Context: an optimization exercise on an open-source flow, tuned for small area, a short achievable clock period and few clock cycles per item. The choices shown serve that exercise and are no tape-out recipe. In this exercise RTL edits were held to simulation tests only and were not proved equivalent to the original. No activity file was given, so power comes from the tool's default toggle rates.

==> run.sh <==
#!/bin/bash
# synth_recipe.tcl (not shown) runs the flow's synth.tcl, then flattens the netlist and writes it again
# the make line also repeats each setting of config.mk as NAME=value (left out here)
make -C /OpenROAD-flow-scripts/flow DESIGN_CONFIG=/design/flow/config.mk WORK_HOME=/design/flow/orfs CLKGATE_MAP_FILE= SYNTH_SCRIPT=/design/flow/synth_recipe.tcl finish
==> config.mk <==
export PLATFORM = sky130hd
export DESIGN_NAME = rbcp_axi
export DESIGN_NICKNAME = rbcp_axi
export VERILOG_FILES = /design/flow/design.v
export SDC_FILE = /design/flow/constraint.sdc
export NUM_CORES = 4
export LEC_CHECK = 0
export CAP_MARGIN = 20
export CORE_MARGIN = 2
export CORE_UTILIZATION = 40
export SLEW_MARGIN = 20
==> constraint.sdc <==
create_clock -name core_clock -period 2.5 [get_ports {clk}]
set_input_delay 0.5000 -clock core_clock [delete_from_list [all_inputs] [get_ports {clk}]]
set_output_delay 0.5000 -clock core_clock [all_outputs]
set_load 0.01 [all_outputs]
==> design.v <==
`timescale 1ns / 1ps
module rbcp_bridge(
    input wire clk,
    input wire rst,
    input  wire        rbcp_act,
    input  wire [31:0] rbcp_addr,
    input  wire [7:0]  rbcp_wd,
    input  wire        rbcp_we,
    input  wire        rbcp_re,
    output wire        rbcp_ack,
    output wire [7:0]  rbcp_rd,
    output wire [31:0] m_axi_awaddr,  
    output wire [2:0]  m_axi_awprot,  
    output wire        m_axi_awvalid, 
    input  wire        m_axi_awready, 
    output wire [31:0] m_axi_wdata,   
    output wire [3:0]  m_axi_wstrb,   
    output wire        m_axi_wvalid,  
    input  wire        m_axi_wready,  
    input  wire [1:0]  m_axi_bresp,   
    input  wire        m_axi_bvalid,  
    output wire        m_axi_bready,  
    output wire [31:0] m_axi_araddr,  
    output wire [2:0]  m_axi_arprot,  
    output wire        m_axi_arvalid, 
    input  wire        m_axi_arready, 
    input  wire [31:0] m_axi_rdata,   
    input  wire        m_axi_rvalid,  
    output wire        m_axi_rready,  
    input  wire [1:0]  m_axi_rresp,   
    output wire [3:0] araddr_res,  
    output wire [1:0] debug_rresp,
    output wire [1:0] debug_bresp
);
    assign debug_rresp = m_axi_rresp;
    assign debug_bresp = m_axi_bresp;
    reg [31:0] addr_buf;
    wire [1:0] addr_res;
    always @(posedge clk) begin
        if (rst) begin
            addr_buf <= 32'd0;
        end else begin
            if (rbcp_we || rbcp_re) begin
                addr_buf <= rbcp_addr;
            end
        end
    end
    assign m_axi_awaddr = {addr_buf[31:2], 2'b00};
    assign m_axi_araddr = {addr_buf[31:2], 2'b00};
    assign addr_res = addr_buf[1:0];
    assign m_axi_wstrb[0] = (addr_res == 2'd0);
    assign m_axi_wstrb[1] = (addr_res == 2'd1);
    assign m_axi_wstrb[2] = (addr_res == 2'd2);
    assign m_axi_wstrb[3] = (addr_res == 2'd3);
    assign araddr_res = m_axi_wstrb;
    reg awvalid_buf;
    always @(posedge clk) begin
        if (rst) begin
            awvalid_buf <= 1'b0;
        end else begin
            if (rbcp_we) begin
                awvalid_buf <= 1'b1;
            end else if (awvalid_buf && m_axi_awready) begin
                awvalid_buf <= 1'b0;
            end
        end
    end
    assign m_axi_awvalid = awvalid_buf;
    reg arvalid_buf;
    always @(posedge clk) begin
        if (rst) begin
            arvalid_buf <= 1'b0;
        end else begin
            if (rbcp_re) begin
                arvalid_buf <= 1'b1;
            end else if (arvalid_buf && m_axi_arready) begin
                arvalid_buf <= 1'b0;
            end
        end
    end
    assign m_axi_arvalid = arvalid_buf;
    reg [7:0] wdata_buf;
    always @(posedge clk) begin
        if (rst) begin
            wdata_buf <= 32'd0;
        end else begin
            wdata_buf <= rbcp_wd;
        end
    end
    assign m_axi_wdata = {4{wdata_buf}};
    reg wvalid_buf;
    always @(posedge clk) begin
        if (rst) begin
            wvalid_buf <= 1'b0;
        end else begin
            if (rbcp_we) begin
                wvalid_buf <= 1'b1;
            end else if (wvalid_buf && m_axi_wready) begin
                wvalid_buf <= 1'b0;
            end
        end
    end
    assign m_axi_wvalid = wvalid_buf;
    reg bready_buf;
    always @(posedge clk) begin
        if (rst) begin
            bready_buf <= 1'b0;
        end else begin
            if (m_axi_bvalid && ~bready_buf) begin
                bready_buf <= 1'b1;
            end else if (bready_buf) begin
                bready_buf <= 1'b0;
            end else begin
                bready_buf <= bready_buf;
            end
        end
    end
    assign m_axi_bready = bready_buf;
    reg [7:0] rdata_buf;
    always @(posedge clk) begin
        if (rst) begin
            rdata_buf <= 8'd0;
        end else begin
            if (m_axi_rvalid) begin
                case (addr_res) 
                2'b00: rdata_buf <= m_axi_rdata[7:0];
                2'b01: rdata_buf <= m_axi_rdata[15:8];
                2'b10: rdata_buf <= m_axi_rdata[23:16];
                2'b11: rdata_buf <= m_axi_rdata[31:24];
                default: rdata_buf <= 0;
                endcase
            end
        end
    end
    assign rbcp_rd = rdata_buf;
    reg rready_buf;
    always @(posedge clk) begin
        if (rst) begin
            rready_buf <= 1'b0;
        end else begin
            if (m_axi_rvalid && ~rready_buf) begin
                rready_buf <= 1'b1;
            end else if (rready_buf) begin
                rready_buf <= 1'b0;
            end else begin
                rready_buf <= rready_buf;
            end
        end
    end
    assign m_axi_rready = rready_buf;
    assign rbcp_ack = m_axi_rready | m_axi_bready;
    assign m_axi_awprot = 3'b000;
    assign m_axi_arprot = 3'b000;
endmodule
`timescale 1ns / 1ps
module adapter_8_32_w(
    input wire clk,
    input wire rst,
    input  wire [31:0] s_axi_awaddr,  
    input  wire [2:0]  s_axi_awprot,  
    input  wire        s_axi_awvalid, 
    output wire        s_axi_awready, 
    input  wire [31:0] s_axi_wdata,   
    input  wire [3:0]  s_axi_wstrb,   
    input  wire        s_axi_wvalid,  
    output wire        s_axi_wready,  
    output wire [1:0]  s_axi_bresp,   
    output wire        s_axi_bvalid,  
    input  wire        s_axi_bready,  
    output wire [31:0] m_axi_awaddr,  
    output wire [2:0]  m_axi_awprot,  
    output wire        m_axi_awvalid, 
    input  wire        m_axi_awready, 
    output wire [31:0] m_axi_wdata,   
    output wire [3:0]  m_axi_wstrb,   
    output wire        m_axi_wvalid,  
    input  wire        m_axi_wready,  
    input  wire [1:0]  m_axi_bresp,   
    input  wire        m_axi_bvalid,  
    output wire        m_axi_bready   
);
    wire m_busy;
    reg s_awready_buf;
    reg s_aw_en;  
    reg s_bvalid_buf;
    wire aw_acc = ~s_awready_buf && s_axi_awvalid && s_axi_wvalid && s_aw_en && ~m_busy;
    always @(posedge clk) begin
        if (rst) begin
            s_awready_buf <= 1'b0;
            s_aw_en <= 1'b1;
        end else begin
            if (aw_acc) begin
                s_awready_buf <= 1'b1;
                s_aw_en <= 1'b0;
            end else if (s_axi_bready && s_bvalid_buf) begin
                s_aw_en <= 1'b1;
                s_awready_buf <= 1'b0;
            end else begin
                s_awready_buf <= 1'b0;
            end
        end
    end
    assign s_axi_awready = s_awready_buf;
    reg [31:0] s_awaddr_buf;
    wire s_awaddr_change = s_aw_en ? (s_awaddr_buf != s_axi_awaddr): 0;
    integer byte_index;
    always @(posedge clk) begin
        if (rst) begin
            s_awaddr_buf <= 32'd0;
        end else begin
            if (aw_acc) begin
                s_awaddr_buf <= s_axi_awaddr;
            end
        end
    end
    reg s_wready_buf;
    wire w_acc = ~s_wready_buf && s_axi_awvalid && s_axi_wvalid && s_aw_en && ~m_busy;
    always @(posedge clk) begin
        if (rst) begin
            s_wready_buf <= 1'b0;
        end else begin
            if (w_acc) begin
                s_wready_buf <= 1'b1;
            end else begin
                s_wready_buf <= 1'b0;
            end
        end
    end
    assign s_axi_wready = s_wready_buf;
    reg [31:0] wdata_buf;
    always @(posedge clk) begin
        if (rst) begin
            wdata_buf <= 32'd0;
        end else begin
            if (w_acc) begin
                for (byte_index = 0; byte_index <= 3; byte_index = byte_index + 1)
                    if( s_axi_wstrb[byte_index] == 1 ) begin
                        wdata_buf[(byte_index*8) +: 8] <= s_axi_wdata[(byte_index*8) +: 8];
                    end
            end
        end
    end
    reg [3:0] wstrb_sum;
    wire wstrb_full = (wstrb_sum == 4'b1111);
    always @(posedge clk) begin
        if (rst) begin
            wstrb_sum <= 4'b0000;
        end else begin
            if (w_acc) begin
                if (s_awaddr_change) begin
                    wstrb_sum <= 4'b0000 | s_axi_wstrb;
                end else begin
                    wstrb_sum <= wstrb_sum | s_axi_wstrb;
                end
            end else if (wstrb_full) begin
                wstrb_sum <= 4'b0000;
            end
        end
    end
    assign s_axi_bresp = 2'b0;  
    wire b_acc = s_awready_buf && s_axi_awvalid && ~s_bvalid_buf && s_wready_buf && s_axi_wvalid;
    always @(posedge clk) begin
        if (rst) begin
            s_bvalid_buf <= 1'b0;
        end else begin
            if (b_acc) begin
                s_bvalid_buf <= 1'b1;
            end else begin
               if (s_axi_bready && s_bvalid_buf) begin
                   s_bvalid_buf <= 1'b0;
               end
            end
        end
    end
    assign s_axi_bvalid = s_bvalid_buf;
    assign m_axi_awaddr = s_awaddr_buf;
    assign m_axi_wstrb = 4'b1111;
    reg m_awvalid_buf;
    always @(posedge clk) begin
        if (rst) begin
            m_awvalid_buf <= 1'b0;
        end else begin
            if (m_awvalid_buf) begin
                if (m_axi_awready) begin
                    m_awvalid_buf <= 1'b0;
                end
            end else begin
                if (wstrb_full) begin
                    m_awvalid_buf <= 1'b1;
                end
            end
        end
    end
    assign m_axi_awvalid = m_awvalid_buf;
    assign m_axi_wdata = wdata_buf;
    reg m_wvalid_buf;
    always @(posedge clk) begin
        if (rst) begin
            m_wvalid_buf <= 1'b0;
        end else begin
            if (m_wvalid_buf) begin
                if (m_axi_wready) begin
                    m_wvalid_buf <= 1'b0;
                end
            end else begin
                if (wstrb_full) begin
                    m_wvalid_buf <= 1'b1;
                end
            end
        end
    end
    assign m_axi_wvalid = m_wvalid_buf;
    reg m_bready_buf;
    always @(posedge clk) begin
        if (rst) begin
            m_bready_buf <= 1'b0;
        end else begin
            if (m_axi_bvalid && ~m_bready_buf) begin
                m_bready_buf <= 1'b1;
            end else if (m_bready_buf) begin
                m_bready_buf <= 1'b0;
            end else begin
                m_bready_buf <= m_bready_buf;
            end
        end
    end
    assign m_axi_bready = m_bready_buf;
    assign m_axi_awprot = 3'b000;
    reg m_busy_buf;
    always @(posedge clk) begin
        if (rst) begin
            m_busy_buf <= 1'b0;
        end else begin
            if (wstrb_full) begin
                m_busy_buf <= 1'b1;
            end else begin
                if (m_bready_buf) begin
                    m_busy_buf <= 1'b0;
                end
            end
        end
    end
    assign m_busy = m_busy_buf;
endmodule
`timescale 1ns / 1ps
module adapter_8_32_r(
    input wire clk,
    input wire rst,
    input  wire [31:0] s_axi_araddr,  
    input  wire [2:0]  s_axi_arprot,  
    input  wire        s_axi_arvalid, 
    output wire        s_axi_arready, 
    output wire [31:0] s_axi_rdata,   
    output wire        s_axi_rvalid,  
    input  wire        s_axi_rready,  
    output wire [1:0]  s_axi_rresp,   
    output wire [31:0] m_axi_araddr,  
    output wire [2:0]  m_axi_arprot,  
    output wire        m_axi_arvalid, 
    input  wire        m_axi_arready, 
    input  wire [31:0] m_axi_rdata,   
    input  wire        m_axi_rvalid,  
    output wire        m_axi_rready,  
    input  wire [1:0]  m_axi_rresp,   
    input  wire [3:0]  araddr_res     
);
    assign s_axi_rresp = m_axi_rresp;
    wire m_busy;
    reg s_arready_buf;
    reg [31:0] s_araddr_buf;
    assign s_axi_arready = s_arready_buf;
    assign m_axi_araddr = s_araddr_buf;
    wire ar_acc = ~s_arready_buf && s_axi_arvalid && ~m_busy;
    always @(posedge clk) begin
        if (rst) begin
            s_arready_buf <= 1'b0;
            s_araddr_buf <= 32'b0;
        end else begin
            if (ar_acc) begin
                s_arready_buf <= 1'b1;
                s_araddr_buf <= s_axi_araddr;
            end else begin
                s_arready_buf <= 1'b0;
            end
        end
    end
    wire addr_change = ar_acc && (s_araddr_buf != s_axi_araddr);
    reg [3:0] addr_res_buf;
    always @(posedge clk) begin
        if (rst) begin
           addr_res_buf <= 4'b00;
        end else begin
            if (addr_change) begin
                addr_res_buf <= araddr_res;
            end else begin
                if (addr_res_buf == 4'b1111) begin
                    addr_res_buf <= 4'b0000;
                end else begin
                    if (ar_acc) begin
                        addr_res_buf <= addr_res_buf | araddr_res;
                    end
                end
            end
        end
    end
    wire refresh = ar_acc && (addr_res_buf == 4'b0000);
    reg s_rvalid_buf;
    reg [1:0] s_rresp_buf;
    wire r_acc = s_arready_buf && s_axi_arvalid && ~s_rvalid_buf;
    reg wait_read;
    always @(posedge clk) begin
        if (rst) begin
            s_rvalid_buf <= 1'b0;
            s_rresp_buf <= 2'b0;
            wait_read <= 1'b0;
        end else begin
            if (s_rvalid_buf && s_axi_rready) begin
                s_rvalid_buf <= 1'b0;
            end else if (r_acc) begin
                if (~m_busy) begin
                    s_rvalid_buf <= 1'b1;
                    s_rresp_buf <= 2'b0;
                end else begin
                    wait_read <= 1'b1;
                end
            end else if (wait_read) begin
                if (~m_busy) begin
                    s_rvalid_buf <= 1'b1;
                    s_rresp_buf <= 2'b0;
                    wait_read <= 1'b0;
                end
            end
        end
    end
    assign s_axi_rvalid = s_rvalid_buf;
    reg m_arvalid_buf;
    always @(posedge clk) begin
        if (rst) begin
            m_arvalid_buf <= 1'b0;
        end else begin
            if (addr_change | refresh) begin
                m_arvalid_buf <= 1'b1;
            end else if (m_arvalid_buf && m_axi_arready) begin
                m_arvalid_buf <= 1'b0;
            end
        end
    end
    assign m_axi_arvalid = m_arvalid_buf;
    reg [31:0] m_rdata_buf;
    always @(posedge clk) begin
        if (rst) begin
            m_rdata_buf <= 32'b0;
        end else begin
            if (m_axi_rvalid) begin
                m_rdata_buf <= m_axi_rdata;
            end
        end
    end
    assign s_axi_rdata = m_rdata_buf;
    reg m_rready_buf;
    always @(posedge clk) begin
        if (rst) begin
            m_rready_buf <= 1'b0;
        end else begin
            if (m_axi_rvalid && ~m_rready_buf) begin
                m_rready_buf <= 1'b1;
            end else if (m_rready_buf) begin
                m_rready_buf <= 1'b0;
            end else begin
                m_rready_buf <= m_rready_buf;
            end
        end
    end
    assign m_axi_rready = m_rready_buf;
    assign m_axi_arprot = 3'b000;
    reg m_busy_buf;
    always @(posedge clk) begin
        if (rst) begin
            m_busy_buf <= 1'b0;
        end else begin
            if (addr_change | refresh) begin
                m_busy_buf <= 1'b1;
            end else if (m_rready_buf) begin
                m_busy_buf <= 1'b0;
            end
        end
    end
    assign m_busy = m_busy_buf;
endmodule
`timescale 1ns / 1ps
module adapter_8_32(
    input wire clk,
    input wire rst,
    input  wire [31:0] s_axi_awaddr,  
    input  wire [2:0]  s_axi_awprot,  
    input  wire        s_axi_awvalid, 
    output wire        s_axi_awready, 
    input  wire [31:0] s_axi_wdata,   
    input  wire [3:0]  s_axi_wstrb,   
    input  wire        s_axi_wvalid,  
    output wire        s_axi_wready,  
    output wire [1:0]  s_axi_bresp,   
    output wire        s_axi_bvalid,  
    input  wire        s_axi_bready,  
    input  wire [31:0] s_axi_araddr,  
    input  wire [2:0]  s_axi_arprot,  
    input  wire        s_axi_arvalid, 
    output wire        s_axi_arready, 
    output wire [31:0] s_axi_rdata,   
    output wire        s_axi_rvalid,  
    input  wire        s_axi_rready,  
    output wire [1:0]  s_axi_rresp,   
    output wire [31:0] m_axi_awaddr,  
    output wire [2:0]  m_axi_awprot,  
    output wire        m_axi_awvalid, 
    input  wire        m_axi_awready, 
    output wire [31:0] m_axi_wdata,   
    output wire [3:0]  m_axi_wstrb,   
    output wire        m_axi_wvalid,  
    input  wire        m_axi_wready,  
    input  wire [1:0]  m_axi_bresp,   
    input  wire        m_axi_bvalid,  
    output wire        m_axi_bready,  
    output wire [31:0] m_axi_araddr,  
    output wire [2:0]  m_axi_arprot,  
    output wire        m_axi_arvalid, 
    input  wire        m_axi_arready, 
    input  wire [31:0] m_axi_rdata,   
    input  wire        m_axi_rvalid,  
    output wire        m_axi_rready,  
    input  wire [1:0]  m_axi_rresp,   
    input  wire [3:0]  araddr_res       
);
    adapter_8_32_w w_inst(
        .clk(clk),
        .rst(rst),
        .s_axi_awaddr(s_axi_awaddr),
        .s_axi_awprot(s_axi_awprot),
        .s_axi_awvalid(s_axi_awvalid),
        .s_axi_awready(s_axi_awready),
        .s_axi_wdata(s_axi_wdata),
        .s_axi_wstrb(s_axi_wstrb),
        .s_axi_wvalid(s_axi_wvalid),
        .s_axi_wready(s_axi_wready),
        .s_axi_bresp(s_axi_bresp),
        .s_axi_bvalid(s_axi_bvalid),
        .s_axi_bready(s_axi_bready),
        .m_axi_awaddr(m_axi_awaddr),
        .m_axi_awprot(m_axi_awprot),
        .m_axi_awvalid(m_axi_awvalid),
        .m_axi_awready(m_axi_awready),
        .m_axi_wdata(m_axi_wdata),
        .m_axi_wstrb(m_axi_wstrb),
        .m_axi_wvalid(m_axi_wvalid),
        .m_axi_wready(m_axi_wready),
        .m_axi_bresp(m_axi_bresp),
        .m_axi_bvalid(m_axi_bvalid),
        .m_axi_bready(m_axi_bready)
    );
    adapter_8_32_r r_inst(
        .clk(clk),
        .rst(rst),
        .s_axi_araddr(s_axi_araddr),
        .s_axi_arprot(s_axi_arprot),
        .s_axi_arvalid(s_axi_arvalid),
        .s_axi_arready(s_axi_arready),
        .s_axi_rdata(s_axi_rdata),
        .s_axi_rvalid(s_axi_rvalid),
        .s_axi_rready(s_axi_rready),
        .s_axi_rresp(s_axi_rresp),
        .m_axi_araddr (m_axi_araddr ),
        .m_axi_arprot (m_axi_arprot ),
        .m_axi_arvalid(m_axi_arvalid),
        .m_axi_arready(m_axi_arready),
        .m_axi_rdata  (m_axi_rdata  ),
        .m_axi_rvalid (m_axi_rvalid ),
        .m_axi_rready (m_axi_rready ),
        .m_axi_rresp  (m_axi_rresp  ),
        .araddr_res   (araddr_res   )
    );
endmodule
`timescale 1ns / 1ps
module rbcp_axi(
    input  wire        clk,
    input  wire        aresetn,
    input  wire [31:0] rbcp_addr,
    input  wire [7:0]  rbcp_wd,
    input  wire        rbcp_we,
    input  wire        rbcp_re,
    output wire        rbcp_ack,
    output wire [7:0]  rbcp_rd,
    output wire [31:0] m_axi_awaddr,
    output wire [2:0]  m_axi_awprot,
    output wire        m_axi_awvalid,
    input  wire        m_axi_awready,
    output wire [31:0] m_axi_wdata,
    output wire [3:0]  m_axi_wstrb,
    output wire        m_axi_wvalid,
    input  wire        m_axi_wready,
    input  wire [1:0]  m_axi_bresp,
    input  wire        m_axi_bvalid,
    output wire        m_axi_bready,
    output wire [31:0] m_axi_araddr,
    output wire [2:0]  m_axi_arprot,
    output wire        m_axi_arvalid,
    input  wire        m_axi_arready,
    input  wire [31:0] m_axi_rdata,
    input  wire        m_axi_rvalid,
    output wire        m_axi_rready,
    input  wire [1:0]  m_axi_rresp
);
    wire [31:0] axi_awaddr_int ;
    wire [2:0]  axi_awprot_int ;
    wire        axi_awvalid_int;
    wire        axi_awready_int;
    wire [31:0] axi_wdata_int  ;
    wire [3:0]  axi_wstrb_int  ;
    wire        axi_wvalid_int ;
    wire        axi_wready_int ;
    wire [1:0]  axi_bresp_int  ;
    wire        axi_bvalid_int ;
    wire        axi_bready_int ;
    wire [31:0] axi_araddr_int ;
    wire [2:0]  axi_arprot_int ;
    wire        axi_arvalid_int;
    wire        axi_arready_int;
    wire [31:0] axi_rdata_int  ;
    wire        axi_rvalid_int ;
    wire        axi_rready_int ;
    wire [1:0]  axi_rresp_int  ;
    wire [3:0] araddr_res;
    rbcp_bridge bridge_inst(
        .clk(clk),
        .rst(~aresetn),
        .rbcp_act(1'b1),
        .rbcp_addr(rbcp_addr),
        .rbcp_wd(rbcp_wd),
        .rbcp_we(rbcp_we),
        .rbcp_re(rbcp_re),
        .rbcp_ack(rbcp_ack),
        .rbcp_rd(rbcp_rd),
        .m_axi_awaddr (axi_awaddr_int ),
        .m_axi_awprot (axi_awprot_int ),
        .m_axi_awvalid(axi_awvalid_int),
        .m_axi_awready(axi_awready_int),
        .m_axi_wdata  (axi_wdata_int  ),
        .m_axi_wstrb  (axi_wstrb_int  ),
        .m_axi_wvalid (axi_wvalid_int ),
        .m_axi_wready (axi_wready_int ),
        .m_axi_bresp  (axi_bresp_int  ),
        .m_axi_bvalid (axi_bvalid_int ),
        .m_axi_bready (axi_bready_int ),
        .m_axi_araddr (axi_araddr_int ),
        .m_axi_arprot (axi_arprot_int ),
        .m_axi_arvalid(axi_arvalid_int),
        .m_axi_arready(axi_arready_int),
        .m_axi_rdata  (axi_rdata_int  ),
        .m_axi_rvalid (axi_rvalid_int ),
        .m_axi_rready (axi_rready_int ),
        .m_axi_rresp  (axi_rresp_int  ),
        .araddr_res(araddr_res),
        .debug_rresp(),
        .debug_bresp()
    );
    adapter_8_32 adapter_inst(
        .clk(clk),
        .rst(~aresetn),
        .s_axi_awaddr (axi_awaddr_int ),
        .s_axi_awprot (axi_awprot_int ),
        .s_axi_awvalid(axi_awvalid_int),
        .s_axi_awready(axi_awready_int),
        .s_axi_wdata  (axi_wdata_int  ),
        .s_axi_wstrb  (axi_wstrb_int  ),
        .s_axi_wvalid (axi_wvalid_int ),
        .s_axi_wready (axi_wready_int ),
        .s_axi_bresp  (axi_bresp_int  ),
        .s_axi_bvalid (axi_bvalid_int ),
        .s_axi_bready (axi_bready_int ),
        .s_axi_araddr (axi_araddr_int ),
        .s_axi_arprot (axi_arprot_int ),
        .s_axi_arvalid(axi_arvalid_int),
        .s_axi_arready(axi_arready_int),
        .s_axi_rdata  (axi_rdata_int  ),
        .s_axi_rvalid (axi_rvalid_int ),
        .s_axi_rready (axi_rready_int ),
        .s_axi_rresp  (axi_rresp_int  ),
        .m_axi_awaddr (m_axi_awaddr ),
        .m_axi_awprot (m_axi_awprot ),
        .m_axi_awvalid(m_axi_awvalid),
        .m_axi_awready(m_axi_awready),
        .m_axi_wdata  (m_axi_wdata  ),
        .m_axi_wstrb  (m_axi_wstrb  ),
        .m_axi_wvalid (m_axi_wvalid ),
        .m_axi_wready (m_axi_wready ),
        .m_axi_bresp  (m_axi_bresp  ),
        .m_axi_bvalid (m_axi_bvalid ),
        .m_axi_bready (m_axi_bready ),
        .m_axi_araddr (m_axi_araddr ),
        .m_axi_arprot (m_axi_arprot ),
        .m_axi_arvalid(m_axi_arvalid),
        .m_axi_arready(m_axi_arready),
        .m_axi_rdata  (m_axi_rdata  ),
        .m_axi_rvalid (m_axi_rvalid ),
        .m_axi_rready (m_axi_rready ),
        .m_axi_rresp  (m_axi_rresp  ),
        .araddr_res   (araddr_res   )
    );
endmodule
met2.png
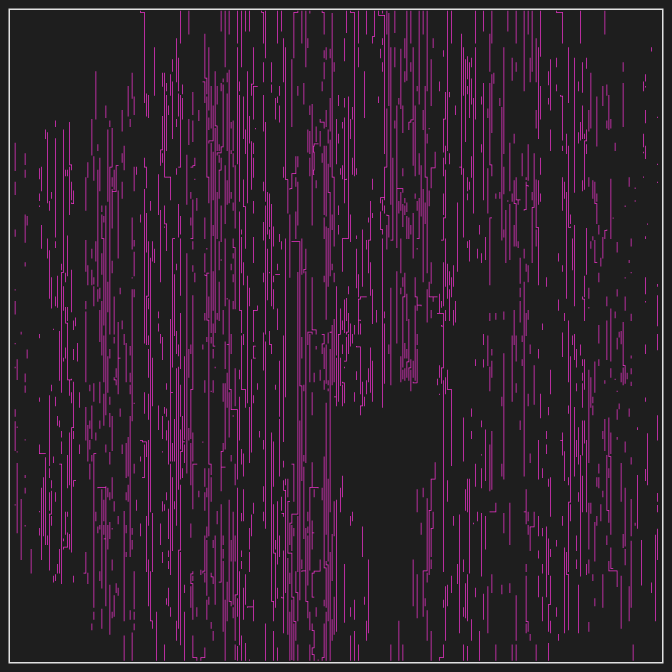
longest straight run: 57.8 um
share of all routed wire: 45%
wire length on this layer: 9,660 um
M2 GR Usage: 31.1%
vias: 6,383
Total Routed Length: 21,300 um

==> summary.txt <==
Floorplanning
  • Die H: 148 um
  • Die area: 22,000 um^2
  • Initial Util: 41.0%
  • Number of top-level pins: 205
  • Core area: 20,400 um^2
  • Rows: 52
  • Die Span X: 148 um

Timing
  • Minimum clock period: 2.10 ns
  • Post-Route Setup TNS: 0 ns
  • Fin. Hold Viols: 0
  • Skew final: 0.0139 ns
  • Slew margin rel.: 53.0%
  • Setup violations, final: 0
  • Max Fclk: 477 MHz
  • RSZ-0062 raised after global routing: false
  • Period utilization: 83.9%
  • Worst-Margin Slew: 0.703 ns
  • Pins Over Slew Limit: 0

Global routing
  • First-pass GRT wire length: 33,500 um
  • Largest net degree at the start of global routing: 45
  • Vias in the first global route: 6,154
  • Antenna violations before repair: 0
  • Tot GR Track Use: 19.5%
  • Gr ovfl total: 0

Synth
  • Post-synthesis cell area: 8350 um^2
  • Syn avg cell area: 9.37 um^2
  • Unique cell type count in the Yosys netlist: 42
  • Synth Flop Type: dfxtp_1
  • Synth cell count leaders: nand2_1, dfxtp_1, a21boi_0, nor2b_1, mux2i_1
  • Area share of the largest cell type after synthesis: 47.7%
  • Seq/Total Area, Yosys: 47.7%
  • Synth top area cells: dfxtp_1, nand2_1, a21boi_0, mux2i_1, nor2b_1
  • Ys Warns: 3
  • Number of synthesized flops with an enable pin: 0
  • Number of synthesized register bits: 199
  • Mapped Cells: 891
  • Most common cell in the synthesized netlist: nand2_1
  • Post-synth ARST share: 0%
  • Post-synth top area cell: dfxtp_1

Worst setup path
  • Critical Path Source Type: flip-flop
  • Setup crit start: bridge_inst.bready_buf
  • Worst setup EP type: output pin
  • Worst Setup EP: rbcp_ack
  • Reg2reg end: adapter_inst.r_inst.addr_res_buf[0]
  • Worst EP required: 2.00 ns
  • CP arrival: 1.60 ns
  • R2R setup slack: 0.46 ns
  • Reg2reg path depth: 5
  • Critical path type: flip-flop to output pin
  • Critical R2R Launch: bridge_inst.addr_buf[3]
  • CP Max Fanout: 4

Cells and area
  • Final instance area: 11,100 um^2
  • Area delta synth->final: 32.5%
  • # diodes: 0
  • # nets final: 1,146
  • Proportion of layout cells with a drive suffix above 1: 6.98%

Route
  • Initial DRT Pass Iterations: 4
  • Drt via density: 4.75
  • Routed Antenna Nets: 0
  • Initial DRC Count: 291
  • Avg WL per Cell: 15.9 um
  • Drc violations: 0

CTS
  • Clock Tree Buf Depth: 2
  • Post-CTS sizing: 0
  • Htree depth: 4
  • TritonCTS clock tree: done
  • CTS Hold Bufs: 0
  • Worst-skew pair later-pin latency: 0.44 ns
  • Clock Pin Slew Worst Setup and Hold Paths: 0.08 ns
  • Sink Count: 199
  • Post-CTS setup buffer count: 0
  • Root buffer cell: clkbuf_16
  • CTS buffer count: 17

Place
  • Post-DP Area: 10,500 um^2
  • Detail Placement HPWL: 14,600 um
  • Port Buffer Count: 186
  • RePlAce Congestion: 0.737

Worst hold path
  • Hold WC Path Type: flip-flop to flip-flop
  • WHS Endpoint: adapter_inst.w_inst.m_bready_buf
  • Min-Delay Startpoint: adapter_inst.w_inst.m_bready_buf
  • Hold Crit Depth: 1

Power and ir drop
  • Max VDD drop: 417 uV
  • P_leak: 4.13 nW
  • Pwr/cell area: 624 nW/um^2

Outcome
  • Status: timing/DRC/antenna clean

Run
  • Max-Cap Viols: 0
Testbench counts, summed over its fixed seeds: cycles 41,031, accesses 6,400.
final_ir_drop.png
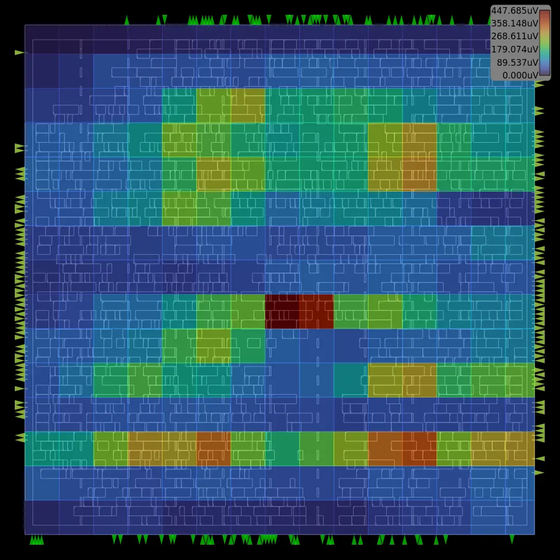
Cell Int Power: 0.00504 W
total power: 0.00690 W

-- metal layers --
layer / part of all wire, % / track usage (%) / wire (um) / vias up
li1: - / - / - / 3267
met1: 47 / 26.0 / 10100 / 2948
met2: 45 / 31.1 / 9660 / 150
met3: 6.3 / 5.46 / 1350 / 18
met4: 1.1 / 5.29 / 234 / 0
met5: 0 / 0 / 0 / -
-- layout make-up --
cell class / count / area, um^2
Tap cell: 270 / 338
Inverter: 5 / 18.8
Clock inverter: 15 / 176
Fill cell: 1885 / 9310
Timing Repair Buffer: 207 / 2040
Multi-Input combinational cell: 631 / 4080
Clock buffer: 17 / 425
Sequential cell: 199 / 3980
-- logic make-up after synthesis --
kind of cell	share of synthesized area [%]
simple gates	20.0
xor+xnor	6.30
compound gates	11.6
other cells	0.0900
flops	47.7
mux	10.2
buf+inv	4.03
-- sequential cells by signal (all words and copies together) (netlist names), 4 cells and up --
name / flops
adapter_inst.w_inst.wdata_buf: 32
bridge_inst.wdata_buf: 8
adapter_inst.w_inst.s_awaddr_buf: 30
bridge_inst.rdata_buf: 8
adapter_inst.r_inst.m_rdata_buf: 32
adapter_inst.w_inst.wstrb_sum: 4
adapter_inst.r_inst.s_araddr_buf: 30
adapter_inst.r_inst.addr_res_buf: 4
bridge_inst.addr_buf: 32
-- power by group --
| group | internal, W | switching [W] |
|---|---|---|
| registers | 0.00329 | 0.000116 |
| logic | 0.000393 | 0.000347 |
| clock network | 0.00136 | 0.00140 |
-- layout by cell type, fill, tap and decap left out, types with 7 or more instances in the layout --
cell type and n:
conb_1 14, and2_1 16, o21ai_0 7, dfxtp_1 199
buf_4 20, xnor2_1 20, xor2_1 40, clkdlybuf4s50_1 184
mux2i_1 67, nand2_1 211, nor4_1 10, clkbuf_16 17
nor2b_1 69, mux4_2 8, nor2_1 8, a21boi_0 101
nand4_1 11
-- per-stage QoR --
step           hold slack [ns]  total power, W  instances  setup WS [ns]  util (%)
2_1_floorplan            0.449         0.00388        903          0.853         -
3_3_place_gp             0.429         0.00422       1312          0.459      51.4
3_5_place_dp             0.424         0.00422       1312          0.457      51.4
4_1_cts                  0.437         0.00699       1344          0.378      54.3
5_1_grt                  0.470         0.00719       1344          0.310      54.3
6_report                 0.438         0.00690       1344          0.402      54.3
-- critical path: stages (launching register included) --
cell             delay [ns]
dfxtp_1                0.35
or2_2                  0.30
clkdlybuf4s50_1        0.51

## port drivers added, routing unchanged
In the flow no input, the clock included, has a driving cell. The finished layout below was timed again as built, in two steps. Step 1 assumes that a clkbuf_16 drives the clock port and a buf_2 every other input. Step 2 times the ports against the registers' clock, not the clock port: input delays grow and output delays shrink by t, the midpoint of the rising clock arrivals with the driver on. a / b / c = ideal ports / drivers / drivers and shift; a / b = the first two.
shift t [ns]: 0.483
slack for setup (ns): 0.402 / 0.353 / 0.460
worst hold slack (ns): 0.438 / 0.438 / 0.438
slew at the worst register clock pin (ns): 0.08 / 0.08
pins driven straight from the clock port: 1
After both steps this run still meets setup and hold. The setup slack of this run moves by -0.049 ns with the drivers and by +0.058 ns with both steps.
